Context: an optimization exercise on an open-source flow, tuned for small area. The choices shown serve that exercise and are no tape-out recipe.
The RTL was checked by simulation tests, not by an equivalence proof against the original design.
Not every run is shown, and edits may drop behaviour that the tests do not exercise.

Fig. 1: run 1, met1 routing
(1.5 px per µm)
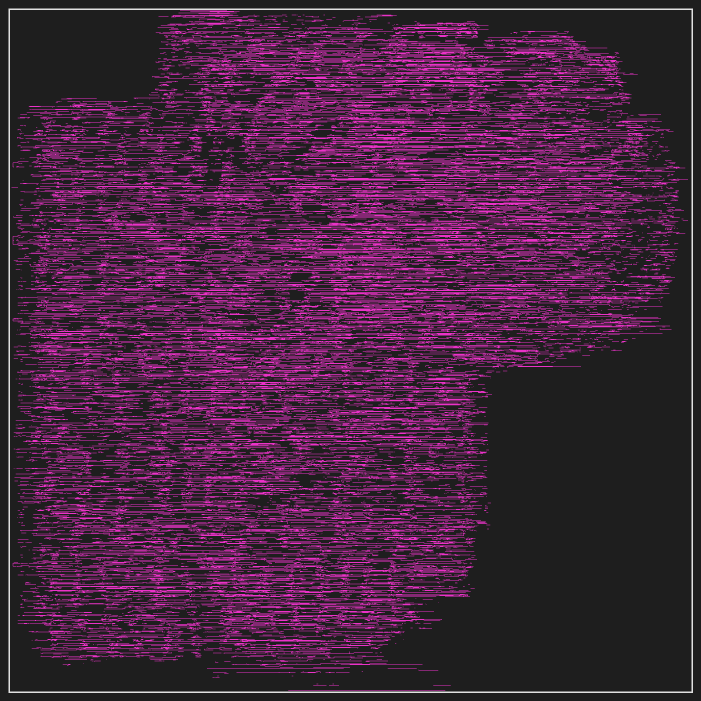
Fig. 2: run 1, clock wires, drivers and flops
(1 px per µm)
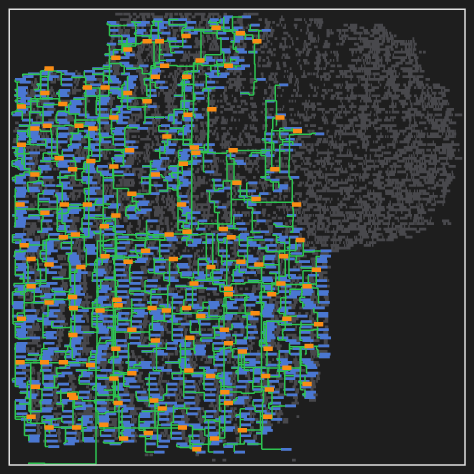
Fig. 3: run 1, signal routing as the flow saved it
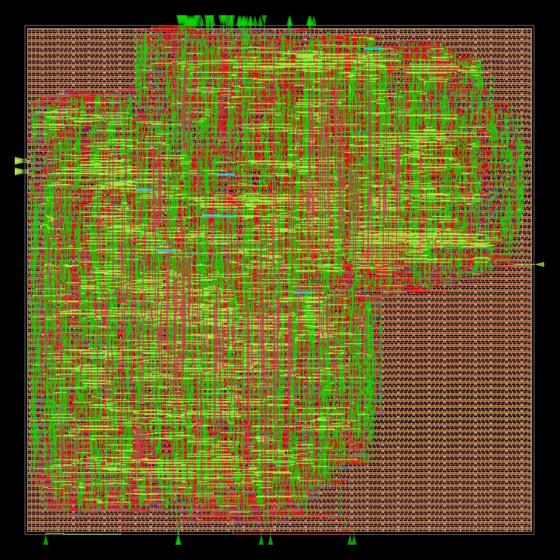
==> flow/config.mk <==
export PLATFORM = sky130hd
export DESIGN_NAME = CPU
export DESIGN_NICKNAME = CPU
export VERILOG_FILES = /design/flow/design.v
export SDC_FILE = /design/flow/constraint.sdc
export NUM_CORES = 4
export LEC_CHECK = 0
export CAP_MARGIN = 20
export CORE_MARGIN = 2
export CORE_UTILIZATION = 40
export SLEW_MARGIN = 20
==> flow/run.sh <==
#!/bin/bash
# synth_recipe.tcl (not shown) runs the flow's synth.tcl, then flattens the netlist and writes it again
# the make line also repeats each setting of config.mk as NAME=value (left out here)
make -C /OpenROAD-flow-scripts/flow DESIGN_CONFIG=/design/flow/config.mk WORK_HOME=/design/flow/orfs CLKGATE_MAP_FILE= SYNTH_SCRIPT=/design/flow/synth_recipe.tcl finish
==> flow/design.v <==
module CPU (
	    input clk,
	    input reset,
	    input [31:0] memory_data_bus1,
	    output [31:0] memory_address_bus1
	    );
localparam  TRUE = 1'b1,
	   FALSE = 1'b0;
	wire [31:0] instruction_register, port1_data, port2_data, portD_data, operand1, operand2, alu_output;
	wire [4:0] port1_key, port2_key, portD_key;
	wire [4:0] alu_operation;
	wire portD_enable;
	REGISTER_FILE register_file (.clk(clk),
				     .port1_key(port1_key),
				     .port2_key(port2_key),
				     .port1_value(port1_data),
				     .port2_value(port2_data),
				     .portD_enable(portD_enable),
				     .portD_key(portD_key),
				     .portD_value(portD_data));
	wire [31:0] current_program_counter, next_program_counter;
	wire [31:0] alu_branch_address_w;
	wire alu_branch_enable_w;
	FETCH_STAGE #(.INITIAL_PC(32'h10))
	fetch (.clk(clk), .reset(reset),
	       .fst_in_branch_address(alu_branch_address_w),
	       .fst_in_branch_enable(alu_branch_enable_w),
	       .fst_out_instr_address(memory_address_bus1),
	       .fst_in_instr(memory_data_bus1),
	       .fst_out_instr(instruction_register),
	       .fst_out_pc(current_program_counter),
	       .fst_out_pc_next(next_program_counter));
	wire dest_register_enable_DA, dest_register_enable_AW;
	wire [4:0] dest_register_number_DA, dest_register_number_AW;
	wire [31:0] next_program_counter_DA, branch_dest;
	wire [4:0] operand1_key, operand2_key;
	DECODE_STAGE decode (.clk(clk), .reset(reset),
			     .instr(instruction_register),
			     .kill_instr(alu_branch_enable_w),
			     .source1_register_key(port1_key),
			     .source2_register_key(port2_key),
			     .source1_register_value(port1_data),
			     .source2_register_value(port2_data),
			     .operand1_key(operand1_key),
			     .operand2_key(operand2_key),
			     .operand1(operand1),
			     .operand2(operand2),
			     .alu_operation(alu_operation),
			     .dest_register_enable(dest_register_enable_DA),
			     .dest_register_number(dest_register_number_DA),
			     .in_passthrough_next_program_counter(next_program_counter),
			     .out_passthrough_next_program_counter(next_program_counter_DA),
			     .current_program_counter(current_program_counter),
			     .branch_dest(branch_dest));
	wire [31:0] alu_src1, alu_src2;
	wire [1:0] hu_src1_sel, hu_src2_sel;
	HAZARD_UNIT hu (
		.clk(clk),
		.reset(reset),
		.instr_src1_key(operand1_key),
		.instr_src2_key(operand2_key),
		.mst_rd_key(dest_register_number_AW),
		.mst_rd_en(dest_register_enable_AW),
		.wst_rd_key(portD_key),
		.wst_rd_en(portD_enable),
		.alu_src1_sel(hu_src1_sel),
		.alu_src2_sel(hu_src2_sel)
	);
	assign alu_src1 = hu_src1_sel == 2'b00 ? operand1 :
					  hu_src1_sel == 2'b01 ? portD_data:
					  hu_src1_sel == 2'b10 ? alu_output:
					  2'dx;
	assign alu_src2 = hu_src2_sel == 2'b00 ? operand2 :
					  hu_src2_sel == 2'b01 ? portD_data:
					  hu_src2_sel == 2'b10 ? alu_output:
					  2'dx;  
	ALU_STAGE alu (.clk(clk), .reset(reset),
		       .input1(alu_src1), .input2(alu_src2),
		       .next_program_counter(next_program_counter_DA),
		       .branch_dest(branch_dest),
		       .alu_operation(alu_operation),
		       .alu_output(alu_output),
		       .alu_out_branch_enable(alu_branch_enable_w),
		       .alu_out_branch_address(alu_branch_address_w),
		       .in_dest_register_enable(dest_register_enable_DA),
		       .in_passthrough_dest_register_number(dest_register_number_DA),
		       .out_dest_register_enable(dest_register_enable_AW),
		       .out_passthrough_dest_register_number(dest_register_number_AW));
	WRITEBACK_STAGE wb (.clk(clk), .reset(reset),
			    .enable(dest_register_enable_AW),
			    .is_dest_special(FALSE),
			    .dest_register(dest_register_number_AW),
			    .result(alu_output),
			    .portD_enable(portD_enable),
			    .portD_key(portD_key),
			    .portD_value(portD_data));
endmodule
module FETCH_STAGE #(
		     parameter INITIAL_PC = 32'h1000
		    ) (
		       input clk,
		       input reset,
		       input [31:0] fst_in_branch_address,
		       input fst_in_branch_enable,
		       output [31:0] fst_out_instr_address,
		       input [31:0] fst_in_instr,
		       output reg [31:0] fst_out_instr,
		       output reg [31:0] fst_out_pc,
		       output reg [31:0] fst_out_pc_next);
localparam [4:0]
x0 = 5'd0,
x1 = 5'd1,
x2 = 5'd2,
x3 = 5'd3,
x4 = 5'd4,
x5 = 5'd5,
x6 = 5'd6,
x7 = 5'd7,
x8 = 5'd8,
x9 = 5'd9,
x10 = 5'd10,
x11 = 5'd11,
x12 = 5'd12,
x13 = 5'd13,
x14 = 5'd14,
x15 = 5'd15,
x16 = 5'd16,
x17 = 5'd17,
x18 = 5'd18,
x19 = 5'd19,
x20 = 5'd20,
x21 = 5'd21,
x22 = 5'd22,
x23 = 5'd23,
x24 = 5'd24,
x25 = 5'd25,
x26 = 5'd26,
x27 = 5'd27,
x28 = 5'd28,
x29 = 5'd29,
x30 = 5'd30,
x31 = 5'd31;
localparam [6:0]     OP = 7'b0110011,
		 OP_IMM = 7'b0010011,
		   LOAD = 7'b0000011,
		  STORE = 7'b0100011,
		 BRANCH = 7'b1100011,
		   JALR = 7'b1100111;
localparam [31:0] NOP = 32'b000000000000_00000_000_00000_0010011;
	wire [31:0] next_pc_next;  
    wire [31:0] next_instr;  
	assign next_pc_next = fst_in_branch_enable == 1'b1 ? fst_in_branch_address + 32'd4 :
					   fst_out_pc_next + 32'd4;
	assign fst_out_instr_address = fst_in_branch_enable == 1'b1 ? fst_in_branch_address :
				fst_out_pc_next;
	assign next_instr = fst_in_instr;
	always @(posedge clk, posedge reset) begin
		if (reset) begin
			fst_out_pc_next <= INITIAL_PC;
			fst_out_pc <= INITIAL_PC;
			fst_out_instr <= NOP;  
		end else begin  
			fst_out_pc_next <= next_pc_next;
			fst_out_instr <= next_instr;
			fst_out_pc <= fst_out_pc_next;
		end
	end  
endmodule
module DECODE_STAGE (
		     input clk,
		     input reset,
		     input [31:0] instr,
		     input kill_instr,
		     input [31:0] source1_register_value,
		     input [31:0] source2_register_value,
		     output [4:0] source1_register_key,
		     output [4:0] source2_register_key,
		     output reg [4:0] operand1_key,
		     output reg [4:0] operand2_key,
		     output reg [31:0] operand1,
		     output reg [31:0] operand2,
		     output reg [4:0] alu_operation,
		     output reg dest_register_enable,
		     output reg [4:0] dest_register_number,
		     input [31:0] in_passthrough_next_program_counter,
		     output reg [31:0] out_passthrough_next_program_counter,
		     input [31:0] current_program_counter,
		     output reg [31:0] branch_dest);
localparam [4:0]
x0 = 5'd0,
x1 = 5'd1,
x2 = 5'd2,
x3 = 5'd3,
x4 = 5'd4,
x5 = 5'd5,
x6 = 5'd6,
x7 = 5'd7,
x8 = 5'd8,
x9 = 5'd9,
x10 = 5'd10,
x11 = 5'd11,
x12 = 5'd12,
x13 = 5'd13,
x14 = 5'd14,
x15 = 5'd15,
x16 = 5'd16,
x17 = 5'd17,
x18 = 5'd18,
x19 = 5'd19,
x20 = 5'd20,
x21 = 5'd21,
x22 = 5'd22,
x23 = 5'd23,
x24 = 5'd24,
x25 = 5'd25,
x26 = 5'd26,
x27 = 5'd27,
x28 = 5'd28,
x29 = 5'd29,
x30 = 5'd30,
x31 = 5'd31;
localparam [6:0]     OP = 7'b0110011,
		 OP_IMM = 7'b0010011,
		   LOAD = 7'b0000011,
		  STORE = 7'b0100011,
		 BRANCH = 7'b1100011,
		   JALR = 7'b1100111;
localparam [31:0] NOP = 32'b000000000000_00000_000_00000_0010011;
localparam [4:0]       ADDITION = 4'h0,
		    SUBTRACTION  = 4'h1,
		 MULTIPLICATION  = 4'h2,
		    	ALU_JALR = 4'h3,
		        ALU_BEQ  = 4'h4,
		        ALU_BLT  = 4'h5,
		        ALU_BNE  = 4'h6,
		        ALU_BGE  = 4'h7,
		        ALU_BLTU = 4'h8,
		        ALU_BGEU = 4'h9;
localparam  TRUE = 1'b1,
	   FALSE = 1'b0;
	wire [6:0] opcode, funct7;
	wire [4:0] rs1, rs2, rd, next_dest_register_number;
	wire [3:0] funct3;
	wire next_dest_register_enable;
	wire [11:0] immI, immS;
	wire [31:0] next_operand1, next_operand2;
	wire [4:0] next_alu_operation;
	wire [31:0] effective_instr;
	wire [31:0] debug;
	assign effective_instr = kill_instr == TRUE ? NOP :
						instr;
	assign opcode = effective_instr[ 6: 0];
	assign rd     = effective_instr[11: 7];
	assign rs1    = effective_instr[19:15];
	assign rs2    = effective_instr[24:20];
	assign funct7 = effective_instr[31:25];
	assign funct3 = effective_instr[14:12];
	assign immI = effective_instr[31:20];
	assign immS = {effective_instr[31:25], effective_instr[11:7]};
	wire [31:0] branch_offset;
	assign branch_offset = { {20{effective_instr[31]}},
		effective_instr[7],
		effective_instr[30:25],
		effective_instr[11:8],
		1'b0  };
	assign source1_register_key = rs1;
	assign source2_register_key = rs2;
	assign next_operand1 = source1_register_value;
	assign next_operand2 = opcode == OP     ? source2_register_value :
			       opcode == OP_IMM ? {{20{immI[11]}}, immI} :
			       opcode == LOAD   ? {{20{immI[11]}}, immI} :
			       opcode == STORE  ? {{20{immS[11]}}, immS} :
			       opcode == BRANCH ? source2_register_value :
			       opcode == JALR   ? {{20{immI[11]}}, immI[11:1], 1'b0} :
			       32'b0;
	assign next_alu_operation = opcode == OP && funct3 == 3'b0 && funct7 == 7'h00	? ADDITION :  
				    opcode == OP_IMM && funct3 == 3'b0			? ADDITION :  
				    opcode == OP && funct3 == 3'b0 && funct7 == 7'h20	? SUBTRACTION :  
				    opcode == OP && funct3 == 3'b0 && funct7 == 7'h01	? MULTIPLICATION :  
				    opcode == JALR && funct3 == 3'b0			? ALU_JALR :  
				    opcode == BRANCH && funct3 == 3'b000			? ALU_BEQ :  
				    opcode == BRANCH && funct3 == 3'b100			? ALU_BLT :  
				    opcode == BRANCH && funct3 == 3'b101			? ALU_BGE :  
				    opcode == BRANCH && funct3 == 3'b110			? ALU_BLTU :  
				    opcode == BRANCH && funct3 == 3'b111			? ALU_BGEU :  
				    ADDITION;
	assign next_dest_register_enable = opcode == OP     ? TRUE  :
					   opcode == OP_IMM ? TRUE  :
					   opcode == LOAD   ? TRUE  :
					   opcode == STORE  ? FALSE :
					   opcode == BRANCH ? FALSE :
					   opcode == JALR   ? TRUE  :
					   FALSE;
	assign next_dest_register_number = opcode == OP     ? rd :
					   opcode == OP_IMM ? rd :
					   opcode == LOAD   ? rd :
					   opcode == STORE  ? x0 :
					   opcode == BRANCH ? x0 :
					   opcode == JALR   ? rd :
					   x0;
	wire [31:0] next_branch_dest;
	assign next_branch_dest = current_program_counter + branch_offset;
	always @(posedge clk, posedge reset) begin
		if (reset) begin
		    operand1_key <= 32'b0;
		    operand2_key <= 32'b0;
			operand1 <= 32'b0;
			operand2 <= 32'b0;
			alu_operation <= ADDITION;
			dest_register_enable <= FALSE;
			dest_register_number <= x0;
			out_passthrough_next_program_counter <= 32'b0;
			branch_dest <= 32'b0;
		end else begin  
		    operand1_key <= source1_register_key;
		    operand2_key <= source2_register_key;
			operand1 <= next_operand1;
			operand2 <= next_operand2;
			alu_operation <= next_alu_operation;
			dest_register_enable <= next_dest_register_enable;
			dest_register_number <= next_dest_register_number;
			out_passthrough_next_program_counter <= in_passthrough_next_program_counter;
			branch_dest <= next_branch_dest;
		end
	end  
endmodule
module ALU_STAGE (
		  input clk,
		  input reset,
		  input [31:0] input1,
		  input [31:0] input2,
		  input [4:0] alu_operation,
		  output reg [31:0] alu_output,
		  input in_dest_register_enable,
		  input [4:0] in_passthrough_dest_register_number,
		  output reg out_dest_register_enable,
		  output reg [4:0] out_passthrough_dest_register_number,
		  input [31:0] branch_dest,  
		  input [31:0] next_program_counter,
		  output reg alu_out_branch_enable,
		  output reg [31:0] alu_out_branch_address);
localparam  TRUE = 1'b1,
	   FALSE = 1'b0;
localparam [4:0]       ADDITION = 4'h0,
		    SUBTRACTION  = 4'h1,
		 MULTIPLICATION  = 4'h2,
		    	ALU_JALR = 4'h3,
		        ALU_BEQ  = 4'h4,
		        ALU_BLT  = 4'h5,
		        ALU_BNE  = 4'h6,
		        ALU_BGE  = 4'h7,
		        ALU_BLTU = 4'h8,
		        ALU_BGEU = 4'h9;
localparam [4:0]
x0 = 5'd0,
x1 = 5'd1,
x2 = 5'd2,
x3 = 5'd3,
x4 = 5'd4,
x5 = 5'd5,
x6 = 5'd6,
x7 = 5'd7,
x8 = 5'd8,
x9 = 5'd9,
x10 = 5'd10,
x11 = 5'd11,
x12 = 5'd12,
x13 = 5'd13,
x14 = 5'd14,
x15 = 5'd15,
x16 = 5'd16,
x17 = 5'd17,
x18 = 5'd18,
x19 = 5'd19,
x20 = 5'd20,
x21 = 5'd21,
x22 = 5'd22,
x23 = 5'd23,
x24 = 5'd24,
x25 = 5'd25,
x26 = 5'd26,
x27 = 5'd27,
x28 = 5'd28,
x29 = 5'd29,
x30 = 5'd30,
x31 = 5'd31;
localparam [6:0]     OP = 7'b0110011,
		 OP_IMM = 7'b0010011,
		   LOAD = 7'b0000011,
		  STORE = 7'b0100011,
		 BRANCH = 7'b1100011,
		   JALR = 7'b1100111;
localparam [31:0] NOP = 32'b000000000000_00000_000_00000_0010011;
	wire [31:0] next_alu_output;
	assign next_alu_output = alu_operation == ADDITION ? input1 + input2 :
				 			 alu_operation == SUBTRACTION ? input1 - input2 :
				 			 alu_operation == MULTIPLICATION ? input1 * input2 :
				 			 alu_operation == ALU_JALR ? next_program_counter :
				 			 32'b0;
	wire next_branch_enable;
	wire [31:0] next_branch_address;
	assign next_branch_enable = alu_operation == ALU_JALR                                                      ? TRUE :
					    		alu_operation == ALU_BEQ  && ( input1 == input2                              ) ? TRUE :
				        		alu_operation == ALU_BNE  && ( input1 != input2                              ) ? TRUE :
					    		alu_operation == ALU_BLT  && ((input1 <  input2) ^ (input1[31] != input2[31])) ? TRUE :
				        		alu_operation == ALU_BGE  && ((input1 >= input2) ^ (input1[31] != input2[31])) ? TRUE :
				        		alu_operation == ALU_BLTU && ( input1 <  input2                              ) ? TRUE :
				        		alu_operation == ALU_BGEU && ( input1 >= input2                              ) ? TRUE :
					    		FALSE;
	assign next_branch_address = alu_operation == ALU_JALR ? input1 + input2 :
				     			 alu_operation == ALU_BEQ  ? branch_dest :
				     			 alu_operation == ALU_BLT  ? branch_dest :
				     			 alu_operation == ALU_BNE  ? branch_dest :
				     			 alu_operation == ALU_BGE  ? branch_dest :
				     			 alu_operation == ALU_BLTU ? branch_dest :
				     			 alu_operation == ALU_BGEU ? branch_dest :
				     			 32'b0;
	wire next_out_dest_register_enable;
	assign next_out_dest_register_enable = alu_out_branch_enable == TRUE ? FALSE :
					       in_dest_register_enable;
	always @(posedge clk, posedge reset) begin
		if (reset) begin
			alu_output <= 32'b0;
			out_dest_register_enable <= FALSE;
			out_passthrough_dest_register_number <= x0;
			alu_out_branch_enable <= FALSE;
			alu_out_branch_address <= 32'b0;
		end else begin  
			alu_output <= next_alu_output;
			out_dest_register_enable <= next_out_dest_register_enable;
			out_passthrough_dest_register_number <= in_passthrough_dest_register_number;
			alu_out_branch_enable <= next_branch_enable;
			alu_out_branch_address <= next_branch_address;
		end
	end  
endmodule
module HAZARD_UNIT (
		input clk,
		input reset,
		input [4:0] instr_src1_key,
		input [4:0] instr_src2_key,
		input [4:0] mst_rd_key,
		input       mst_rd_en,  
		input [4:0] wst_rd_key,
		input       wst_rd_en,  
		output [1:0] alu_src1_sel,
		output [1:0] alu_src2_sel);
	assign alu_src1_sel = ((instr_src1_key == mst_rd_key) && mst_rd_en) && (instr_src1_key != 0) ? 2'b10 :
								 	 ((instr_src1_key == wst_rd_key) && wst_rd_en) && (instr_src1_key != 0) ? 2'b01 :
									 2'b00;
	assign alu_src2_sel = ((instr_src2_key == mst_rd_key) && mst_rd_en) && (instr_src2_key != 0) ? 2'b10 :
								 	 ((instr_src2_key == wst_rd_key) && wst_rd_en) && (instr_src2_key != 0) ? 2'b01 :
									 2'b00;
endmodule
module REGISTER_FILE(
		     input clk,
		     input [4:0] port1_key,
		     input [4:0] port2_key,
		     input portD_enable,
		     input [4:0] portD_key,
		     input [31:0] portD_value,
		     output [31:0] port1_value,
		     output [31:0] port2_value);
	reg [31:0] registers [31:0];
	wire [31:0] next_portD_value, port1_value_wire;
	function [31:0] port_value(input portD_enable,
				   input [4:0] portD_key,
				   input [31:0] portD_value,
				   input [31:0] value_in_register_file,
				   input [4:0] port_key);
		port_value = port_key == 5'b0 ? 32'b0 :  
			     portD_enable && portD_key == port_key ? portD_value :  
			     value_in_register_file;  
	endfunction  
	assign port1_value = port_value(portD_enable, portD_key, portD_value, registers[port1_key], port1_key);
	assign port2_value = port_value(portD_enable, portD_key, portD_value, registers[port2_key], port2_key);
	assign next_portD_value = portD_enable && portD_key != 5'b0 ? portD_value :
				  registers[portD_key];
	always @(posedge clk) begin
		registers[portD_key] <= next_portD_value;
		registers[0] <= 32'b0;
	end  
endmodule
module WRITEBACK_STAGE (
			input clk,
			input reset,
			input enable,
			input is_dest_special,
			input [4:0] dest_register,
			input [31:0] result,
			output reg portD_enable,
			output reg [4:0] portD_key,
			output reg [31:0] portD_value
			);
localparam [4:0]
x0 = 5'd0,
x1 = 5'd1,
x2 = 5'd2,
x3 = 5'd3,
x4 = 5'd4,
x5 = 5'd5,
x6 = 5'd6,
x7 = 5'd7,
x8 = 5'd8,
x9 = 5'd9,
x10 = 5'd10,
x11 = 5'd11,
x12 = 5'd12,
x13 = 5'd13,
x14 = 5'd14,
x15 = 5'd15,
x16 = 5'd16,
x17 = 5'd17,
x18 = 5'd18,
x19 = 5'd19,
x20 = 5'd20,
x21 = 5'd21,
x22 = 5'd22,
x23 = 5'd23,
x24 = 5'd24,
x25 = 5'd25,
x26 = 5'd26,
x27 = 5'd27,
x28 = 5'd28,
x29 = 5'd29,
x30 = 5'd30,
x31 = 5'd31;
localparam [6:0]     OP = 7'b0110011,
		 OP_IMM = 7'b0010011,
		   LOAD = 7'b0000011,
		  STORE = 7'b0100011,
		 BRANCH = 7'b1100011,
		   JALR = 7'b1100111;
localparam [31:0] NOP = 32'b000000000000_00000_000_00000_0010011;
localparam  TRUE = 1'b1,
	   FALSE = 1'b0;
	wire next_portD_enable;
	wire [4:0] next_portD_key;
	wire [31:0] next_portD_value;
	assign next_portD_enable = !enable ? FALSE :
				    is_dest_special && dest_register == 5'b0 ? TRUE :  
				   !is_dest_special && dest_register != 5'b0 ? TRUE :  
				   FALSE;
	assign next_portD_key = dest_register;
	assign next_portD_value = result;
	always @(posedge clk, posedge reset) begin
		if (reset) begin
			portD_enable <= FALSE;
			portD_key <= x0;
			portD_value <= 32'b0;
		end else begin  
			portD_enable <= next_portD_enable;
			portD_key <= next_portD_key;
			portD_value <= next_portD_value;
		end
	end  
endmodule
==> flow/constraint.sdc <==
create_clock -name core_clock -period 11.0 [get_ports {clk}]
set_input_delay 2.2000 -clock core_clock [delete_from_list [all_inputs] [get_ports {clk}]]
set_output_delay 2.2000 -clock core_clock [all_outputs]
set_load 0.01 [all_outputs]
==> key figures, run 1 <==
Min path
  • Worst min path class: flop to flop

Synthesis
  • Mean Syn Cell Area: ~11 µm²
  • Post-Synthesis Cell Area: 0.08111 mm²
  • Ys Warns: 5
  • Yosys cell types: 93
  • Sequential area share after synthesis: 0.4667
  • Most frequent cell after synthesis: edfxtp_1
  • Post-synthesis register bit count: 1314
  • Synth top cells by count: edfxtp_1 (992), nand2_1 (678), nor2_1 (607)
  • Area contributors post-synth: edfxtp_1 (37%), fa_1 (10%), dfrtp_1 (9.8%)
  • Post-Syn Instances: 7170
  • Post-synth top area share: 0.3673
  • Number of synthesized flops with an enable pin: 992
  • Post-synth ARST share: 0.2451
  • Net count after synthesis: 7832
  • Top_reg_cell synth: edfxtp_1
  • Leading area contributor after synthesis: edfxtp_1

Placed design
  • Placed insts: 9624
  • Post-DP HPWL: between 200000 and 250000 µm
  • Count of port buffers added during placement: between 60 and 70
  • GPL Wtd Cong: 1.020

Worst setup path
  • CP dominant cell by count: fa_1
  • Slowest CP cell: or4_4
  • Critical Path AT: approximately 11 ns
  • Crit Path Category: flop to flop
  • Largest stage delay on the critical path: ~0.6 ns
  • Buf/Inv on CP: 4
  • Top delay family on crit path: adder cells
  • Critical Path RT: 11.68 ns
  • Setup crit start kind: flop
  • CP Capture Type: flop
  • Critical path peak fanout: 40
  • R2r setup slk: 0.61 ns

Routing
  • DRC: 0
  • Via/cell ratio: 6.263
  • Initial drt markers: 8035
  • Detail Route Antenna Nets: 0
  • Initial DRT Pass Iterations: 8

Cells and area
  • Area growth syn-to-layout: 10.67%
  • Final #Nets: 7753
  • Final std cells w/o fill: just under 10000
  • Share of cells above drive strength 1: 0.1079
  • FILL cells: 18527

Timing
  • Max-slew violations: 0
  • Finish-stage setup viols: 0
  • Rel. slew slack: 0.1437
  • Setup TNS: 0 ns
  • Unrepaired setup endpoints after global routing: false
  • Final hold violations: 0
  • Post-route worst hold slack: 0.3467 ns
  • Fin crit period: 10.39 ns
  • Worst Tran Pin Value: 1.271 ns
  • Final period util: 0.9443
  • Max Fclk: slightly below 100 MHz

Global routing
  • Gr ovfl total: 0
  • Largest net degree at the start of global routing: ~150
  • GRT Util Overall: 0.2960
  • Initial antenna violation count: 21
  • Vias in the first global route: 61298
  • First-pass GRT wire length: approximately 440000 µm

Die
  • I/O Pins: 66
  • Die Span X: ~450 µm
  • Die height: between 400 and 500 µm
  • Rows: 165
  • Die Area: 0.2064 mm²
  • Core area: 0.2019 mm²
  • Initial core utilization: 0.4017

Status
  • Outcome: complete, no violations

Clocking
  • Inserted Clock Buffers: 137
  • CTS sink cnt: 1314
  • Hold Buf Count CTS: 0
  • Clock buffer depth: 3
  • Setup Buffers After CTS: 0
  • CTS root buffer: clkbuf_16
  • Clk slew on worst S/H paths: 0.06 ns
  • H-Tree Depth: 4
  • Post-cts resize count: 0
  • CTS tree: yes

Flow run
  • Max_cap viols: 0
Notes on Fig. 1 above:
nets with wire on the layer: 7215
share of all routed wire: 40%
wire length on this layer: 122 mm
main direction: horizontal
longest straight run: 154 µm
via count: 61859
GRT met1 Usage: 0.3945
final wirelength: 310000 µm

Notes on Fig. 2 above:
[cells driving clock nets] orange | count: 137
[clock wires] green | length: 16300 µm
[flip-flops] blue | count: 1314
routed clock nets: 138
Worst Skew: 0.03570 ns
worst skew pair latency: 0.80 ns

Notes on Fig. 3 above:
wire per inst: 31.39 µm
highest routed layer: met5

==> run 1: cells in the final DEF, fill, tap and decap left out, types with 52 or more instances in the layout <==
master           count
nor2b_1            126
dfrtp_1            306
xnor2_1            155
clkdlybuf4s50_1     65
a221oi_1           186
nor3_1              89
a211oi_1           168
ha_1               217
mux4_2              97
mux2i_1            458
mux2_2              96
nand3_1             80
inv_1              488
o21ai_0            319
nor2_1             570
a21o_1              52
a31oi_1            133
fa_1               411
clkbuf_16          140
o22ai_1             72
nand2_1            677
buf_4              209
edfxtp_1           992
a21oi_1            251
==> run 1: path summary, 6_finish.rpt <==
path	startpoint	to	cells after the start
setup / recovery	decode.operand2_key[3]	alu.alu_output[31]	29
hold / removal	decode.dest_register_number[3]	alu.out_passthrough_dest_register_number[3]	0
setup reg to reg	decode.operand2_key[3]	alu.alu_output[31]	29
hold reg to reg	decode.dest_register_number[3]	alu.out_passthrough_dest_register_number[3]	0
max in group asynchronous	reset	fetch.fst_out_instr[16]	4
min in group asynchronous	reset	wb.portD_value[20]	3
==> run 1: state kept, by name, summed over array words and instances (netlist names) <==
| signal | count |
|---|---|
| decode.operand2 | 32 |
| alu.alu_output | 32 |
| fetch.fst_out_instr | 32 |
| decode.out_passthrough_next_program_counter | 32 |
| wb.portD_key | 5 |
| alu.alu_out_branch_address | 32 |
| decode.dest_register_enable | 1 |
| wb.portD_enable | 1 |
| decode.alu_operation | 4 |
| decode.operand1 | 32 |
| decode.operand1_key | 5 |
| fetch.fst_out_pc | 1 |
| wb.portD_value | 32 |
| fetch.fst_out_pc_next | 32 |
| register_file.registers | 992 |
| decode.branch_dest | 32 |
| decode.dest_register_number | 5 |
| alu.out_passthrough_dest_register_number | 5 |
| decode.operand2_key | 5 |
| alu.alu_out_branch_enable | 1 |
| alu.out_dest_register_enable | 1 |
==> run 1: stage by stage <==
stage               setup WS, ns  instance area, µm²  utilization
global placement          0.9270               85280       0.4224
CTS                       0.7358               89730       0.4444
detailed placement        0.7460               85280       0.4224
global route              0.2427               89750       0.4445
floorplan                  1.862               81110            -
finish                    0.6128               89760       0.4446
==> run 1: kinds of logic after synthesis <==
family / Yosys count / share of synthesized area
multiplexers: 651 / 0.09679
AO/OA/AOI/OAI: 1585 / 0.1350
AND/OR/NAND/NOR: 1773 / 0.09527
flip-flops: 1314 / 0.4667
adder cells (fa/ha/maj): 628 / 0.1349
buffers and inverters: 1019 / 0.04873
XOR/XNOR: 200 / 0.02262
==> run 1: worst reg2reg max path: cells and delay by family, from the launching register on <==
kind	cells	cell delay, ns
DFF	1	0.43
xor gates and xnor gates	1	0.17
adders and majority gates	9	4.27
buffers and inverters	4	1.21
and+or+nand+nor	7	1.88
AOI/OAI and AO/OA	8	2.33
==> run 1: layout make-up <==
cell class	count	area, µm²	area share
antenna	5	12.51	0.0001394
multi-input combinational	4837	39700	0.4423
tap	2672	3343	0.03725
clock inverter	53	543.0	0.006050
sequential	1314	37880	0.4220
timing repair buffer	284	2411	0.02686
inverter	517	1961	0.02184
clock buffer	195	3910	0.04356
==> run 1: routing by layer <==
| layer | global-route usage | share of wire | vias to the layer above |
|---|---|---|---|
| met4 | 0.1572 | 0.059 | 14 |
| met1 | 0.3945 | 0.40 | 31364 |
| met2 | 0.4506 | 0.44 | 3729 |
| met5 | 0 | 0.00030 | - |
| li1 | - | - | 25874 |
| met3 | 0.06616 | 0.10 | 878 |
==> run 2: a larger rewrite; changed files in full <==
==> flow/design.v <==
module CPU (
    input         clk,
    input         reset,
    input  [31:0] memory_data_bus1,
    output [31:0] memory_address_bus1
);
    localparam [6:0] OP = 7'b0110011, OP_IMM = 7'b0010011, LOAD = 7'b0000011,
                     BRANCH = 7'b1100011, JALR = 7'b1100111;
    reg  [31:0] pcn;         
    reg  [31:0] ba;          
    reg         ben;         
    reg  [31:0] ir;          
    reg         m2pre;       
    assign memory_address_bus1 = ben ? ba : pcn;
    reg  [31:0] e_x;         
    reg  [4:0]  e_rs1, e_rs2, e_rd;
    reg  [6:0]  e_f7;
    reg         e_b0;        
    reg         e_use2;      
    reg         e_den, e_jalr, e_br;
    reg  [2:0]  e_f3;
    reg         e_sub, e_mul;
    wire        wen = e_den & ~ben;
    wire [6:0]  opc = ir[6:0];
    wire [2:0]  f3  = ir[14:12];
    wire [6:0]  f7  = ir[31:25];
    wire        is_op  = opc == OP;
    wire        is_br  = opc == BRANCH;
    wire        is_jr  = opc == JALR;
    wire        writes = is_op | opc == OP_IMM | opc == LOAD | is_jr;
    wire [31:0] boff = {{20{ir[31]}}, ir[7], ir[30:25], ir[11:8], 1'b0};
    wire        m1 = e_den & (ir[24:20] == e_rd);
    wire [31:0] a, rf2;
    REGISTER_FILE rf (.clk(clk), .ra1(e_rs1), .ra2(e_rs2), .rd1(a), .rd2(rf2),
                      .we(wen), .wa(e_rd), .wd(result));
    wire [31:0] imm = {{21{e_f7[6]}}, e_f7[5:0], e_rs2[4:1], e_b0};
    wire [31:0] b = e_use2 ? rf2 : imm;
    wire [32:0] sum = {1'b0, a} + {1'b0, b ^ {32{e_sub}}} + {32'd0, e_sub};
    wire [31:0] prod = a * b;
    wire [31:0] result = e_jalr ? ba : e_mul ? prod : sum[31:0];
    wire ltu = ~sum[32];
    wire lts = ltu ^ a[31] ^ b[31];
    wire eq  = sum[31:0] == 32'd0;
    wire cond = e_f3[2] ? ((e_f3[1] ? ltu : lts) ^ e_f3[0]) : eq;
    wire nben = e_jalr | (e_br & cond);
    wire [31:0] ntgt = e_jalr ? sum[31:0] : e_x;
    always @(posedge clk or posedge reset) begin
        if (reset) begin
            pcn    <= 32'h10;
            ben    <= 1'b0;
            ir[0]  <= 1'b0;
            e_den  <= 1'b0;
            e_jalr <= 1'b0;
            e_br   <= 1'b0;
        end else begin
            pcn    <= memory_address_bus1 + 32'd4;
            ben    <= nben;
            ir[0]  <= memory_data_bus1[0];
            e_den  <= ~ben & writes & (ir[11:7] != 5'd0);
            e_jalr <= ~ben & is_jr & (f3 == 3'd0);
            e_br   <= ~ben & is_br & (f3[2] | (f3[1:0] == 2'd0));
        end
    end
    always @(posedge clk) begin
        ba     <= nben ? ntgt : pcn;
        ir[31:1] <= memory_data_bus1[31:1];
        m2pre  <= wen & (memory_data_bus1[24:20] == e_rd);
        e_x    <= ba + boff;
        e_rs1  <= ir[19:15];
        e_rs2  <= ir[24:20];
        e_rd   <= ir[11:7];
        e_f7   <= f7;
        e_b0   <= ir[20] & ~is_jr;
        e_use2 <= is_op | is_br | m1 | m2pre;
        e_f3   <= f3;
        e_sub  <= is_br | (is_op & f3 == 3'd0 & f7 == 7'h20);
        e_mul  <= is_op & f3 == 3'd0 & f7 == 7'h01;
    end
endmodule
module REGISTER_FILE (
    input             clk,
    input      [4:0]  ra1,
    input      [4:0]  ra2,
    output reg [31:0] rd1,
    output reg [31:0] rd2,
    input             we,
    input      [4:0]  wa,
    input      [31:0] wd
);
    reg [31:0] regs [1:31];
    always @(posedge clk)
        if (we) regs[wa] <= wd;
    integer i;
    always @* begin
        rd1 = 32'd0;
        rd2 = 32'd0;
        for (i = 1; i < 32; i = i + 1) begin
            rd1 = rd1 | (regs[i] & {32{ra1 == i}});
            rd2 = rd2 | (regs[i] & {32{ra2 == i}});
        end
    end
endmodule
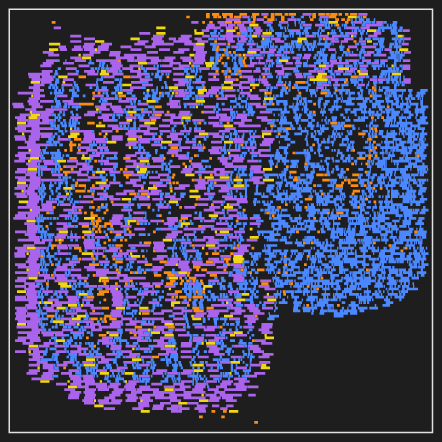
Fig. 4. Cells colored by class (run 2).
(1 px per µm)
[all other logic] blue | cells: 4713 | share of their area: 46%
[clock drivers and dummy loads] yellow | cells: 242 | share of their area: 5.6%
[other buffers and delay cells] orange | cells: 476 | share of their area: 6.1%
[flops] purple | cells: 1154 | share of their area: 43%
Util after Layout: 0.4658
Rows: 153
core area: 0.1736 mm²
Seq area share: 0.4109

==> key figures, run 2 <==
Synthesis
  • Most frequent cell after synthesis: edfxtp_1
  • Post-synth top area share: 0.4266 (+0.05933)
  • Post-synthesis register bit count: 1154 (-12%)
  • Ys Warns: 2 (-3)
  • Sequential area share after synthesis: 0.4757 (+0.009026)
  • Post-Synthesis Cell Area: 0.06983 mm² (-14%)
  • Top_reg_cell synth: edfxtp_1
  • Synth top cells by count: edfxtp_1 (992), nand3_1 (561), inv_1 (557)
  • Number of synthesized flops with an enable pin: 992 (unchanged)
  • Mean Syn Cell Area: 11.07 µm² (-2.1%)
  • Area contributors post-synth: edfxtp_1 (43%), fa_1 (12%), a22oi_1 (5.5%)
  • Yosys cell types: 94 (+1.1%)
  • Net count after synthesis: 6937 (-11%)
  • Leading area contributor after synthesis: edfxtp_1

Worst setup path
  • Buf/Inv on CP: 5 (+1)
  • CP Capture Type: flop
  • CP Launch Point: e_rs2[2]
  • Setup crit start kind: flop
  • Critical Path AT: 11.14 ns (+0.07 ns)
  • Critical Path RT: 11.60 ns (-0.08 ns)
  • RR Startpoint: e_rs2[2]
  • Critical path peak fanout: 31 (-23%)
  • Slowest CP cell: dfxtp_1
  • Largest stage delay on the critical path: 0.78 ns (+0.18 ns)

Routing
  • Via count: 60114 (-2.8%)
  • DRC: 0 (unchanged)
  • Final wirelength: 329600 µm (+6.3%)
  • Initial drt markers: 11382 (+42%)
  • Via/cell ratio: 6.742 (+7.6%)

Flow run
  • Max_cap viols: 0 (unchanged)

Die
  • Die height: 421.8 µm (-7.2%)
  • Initial core utilization: 0.4022 (+0.0004486)
  • Die Span X: 421.8 µm (-7.2%)
  • Die Area: 0.1779 mm² (-14%)
  • I/O Pins: 66 (unchanged)

Cells and area
  • Most frequent cells in the layout: edfxtp_1 (992), nand3_1 (561), inv_1 (556), a22oi_1 (514), nand2_1 (454)
  • Final #Nets: 7106 (-8.3%)
  • Final instance area: 0.08089 mm² (-9.9%)
  • Area growth syn-to-layout: 15.84%
  • Share of cells above drive strength 1: 0.1219 (+0.01403)
  • Commonest non-fill, non-tap cell in the layout: edfxtp_1
  • Most flops, register: rf.regs
  • Max FFs per register: 992 (unchanged)

Timing
  • Final period util: 0.9580 (+0.01372)
  • Final hold violations: 0 (unchanged)
  • Max Fclk: 94.89 MHz (-1.4%)
  • Setup TNS: 0 ns (unchanged)
  • Worst Skew: 0.07457 ns (+0.03887 ns)
  • Final setup margin: 0.4619 ns (-0.1510 ns)
  • Finish-stage setup viols: 0 (unchanged)
  • Fin crit period: 10.54 ns (+0.1510 ns)
  • Unrepaired setup endpoints after global routing: false
  • Rel. slew slack: 0.1613 (+0.01761)
  • Max-slew violations: 0 (unchanged)

Min path
  • HP Start: ir[23]
  • Worst min path class: flop to flop

Clocking
  • Clk slew on worst S/H paths: 0.06 ns (about the same)
  • H-Tree Depth: 4 (unchanged)
  • Worst skew pair latency: 0.79 ns (about the same)
  • Inserted Clock Buffers: 132 (-3.6%)
  • Clock buffer depth: 3 (unchanged)

Placed design
  • Placed cell area: 0.07637 mm² (-10%)
  • Pre-CTS setup slack: 0.2666 ns (-0.4794 ns)
  • Post-DP HPWL: 212100 µm (+4.0%)
  • Count of port buffers added during placement: 65 (unchanged)

Global routing
  • Vias in the first global route: 58821 (-4.0%)
  • Largest net degree at the start of global routing: 71 (-54%)
  • Initial antenna violation count: 32 (+52%)

Status
  • Outcome: complete, no violations
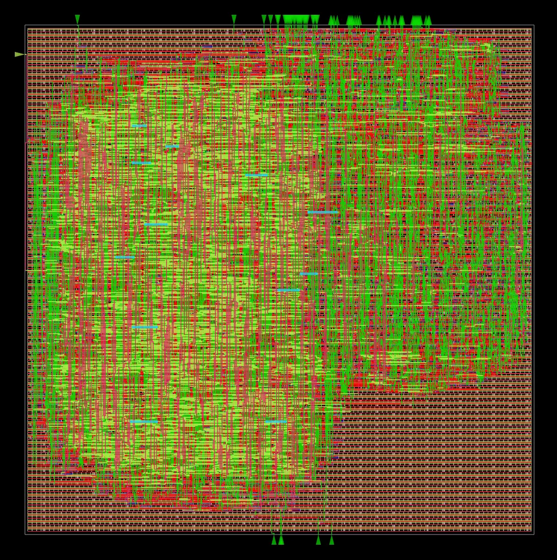
Fig. 5. Signal routing as the flow saved it (run 2).
wire per inst: 36.96 µm
GRT Util Overall: 0.3625

[run 2: changes by cell type in the layout (fill, tap and decap cells not counted), moves of 201 or more]
cell,change
nor2_1,-434
mux2i_1,-424
nand3_1,+481
nand2_1,-223
o21ai_0,-254
a22oi_1,+475
and2_1,+295
and3_1,+201
dfrtp_1,-272
[run 2: repair_timing]
item,4_1_cts,5_1_grt
resized for setup,0,13
hold buffers,0,0
setup buffers,0,12
setup endpoints to repair,0,79
[run 2: metal layers]
metal,GRT usage,part of all wire,up-vias
met5,0,0.00057,-
met2,0.5395,0.42,5597
met3,0.1069,0.14,1619
li1,-,-,23330
met4,0.2444,0.086,24
met1,0.4558,0.35,29544
[run 2: stage by stage]
stage               std cells  utilization  hold slack [ns]
global placement         8656       0.4398           0.3631
floorplan                6308            -           0.3096
detailed placement       8656       0.4398           0.3630
finish                   8917       0.4658           0.3667
global route             8910       0.4657           0.3700
CTS                      8898       0.4649           0.3738
[run 2: final cells by class]
type,count,area [µm²]
antenna,7,17.52
clock buffer,164,3556
clock inverter,78,804.5
fill,15894,92750
inverter,561,2106
multi-input combinational,4152,33530
sequential,1154,33230
tap,2325,2909
timing repair buffer,476,4725
[run 2: cell families after synthesis]
logic type,count (synthesis),synth area share
simple gates,2188,0.1652
flops,1154,0.4757
compound gates,1120,0.1209
buf+inv,1002,0.05479
fa+ha+maj,595,0.1507
xor+xnor,200,0.02548
mux,49,0.007293
[run 2: path summary, 6_finish.rpt]
| kind | to | slack [ns] | cells after the start |
|---|---|---|---|
| hold / removal | e_rs2[3] | 0.37 | 0 |
| setup reg to reg | rf.regs[15][31] | 0.46 | 31 |
| max in group asynchronous | ben | 8.74 | 3 |
| hold reg to reg | e_rs2[3] | 0.37 | 0 |
| min in group asynchronous | pcn[6] | 1.86 | 3 |
| setup / recovery | rf.regs[15][31] | 0.46 | 31 |

==> what the ideal ports hide <==
Ports are ideal in the flow. The routed layouts listed here were re-timed in OpenROAD.
Step 1: set_driving_cell puts a clkbuf_16 on clk and a buf_2 on each other input, an assumption about the parent block.
Step 2 moves the port delays by t, midway between the first and last clock arrival at a register: inputs arrive t later, outputs are due t later. That takes back most of the time a late clock gives input paths.
a / b / c = ideal / step 1 / step 2; a / b = the first two.
run	t (ns)	setup slack, ns	worst setup path at the end	slew at the worst register clock pin (ns)
run 1	0.871	0.613 / 0.613 / 0.613	register to register	0.07 / 0.07
run 2	0.835	0.462 / 0.462 / 0.462	register to register	0.07 / 0.07
After both steps every run listed still meets setup and hold.
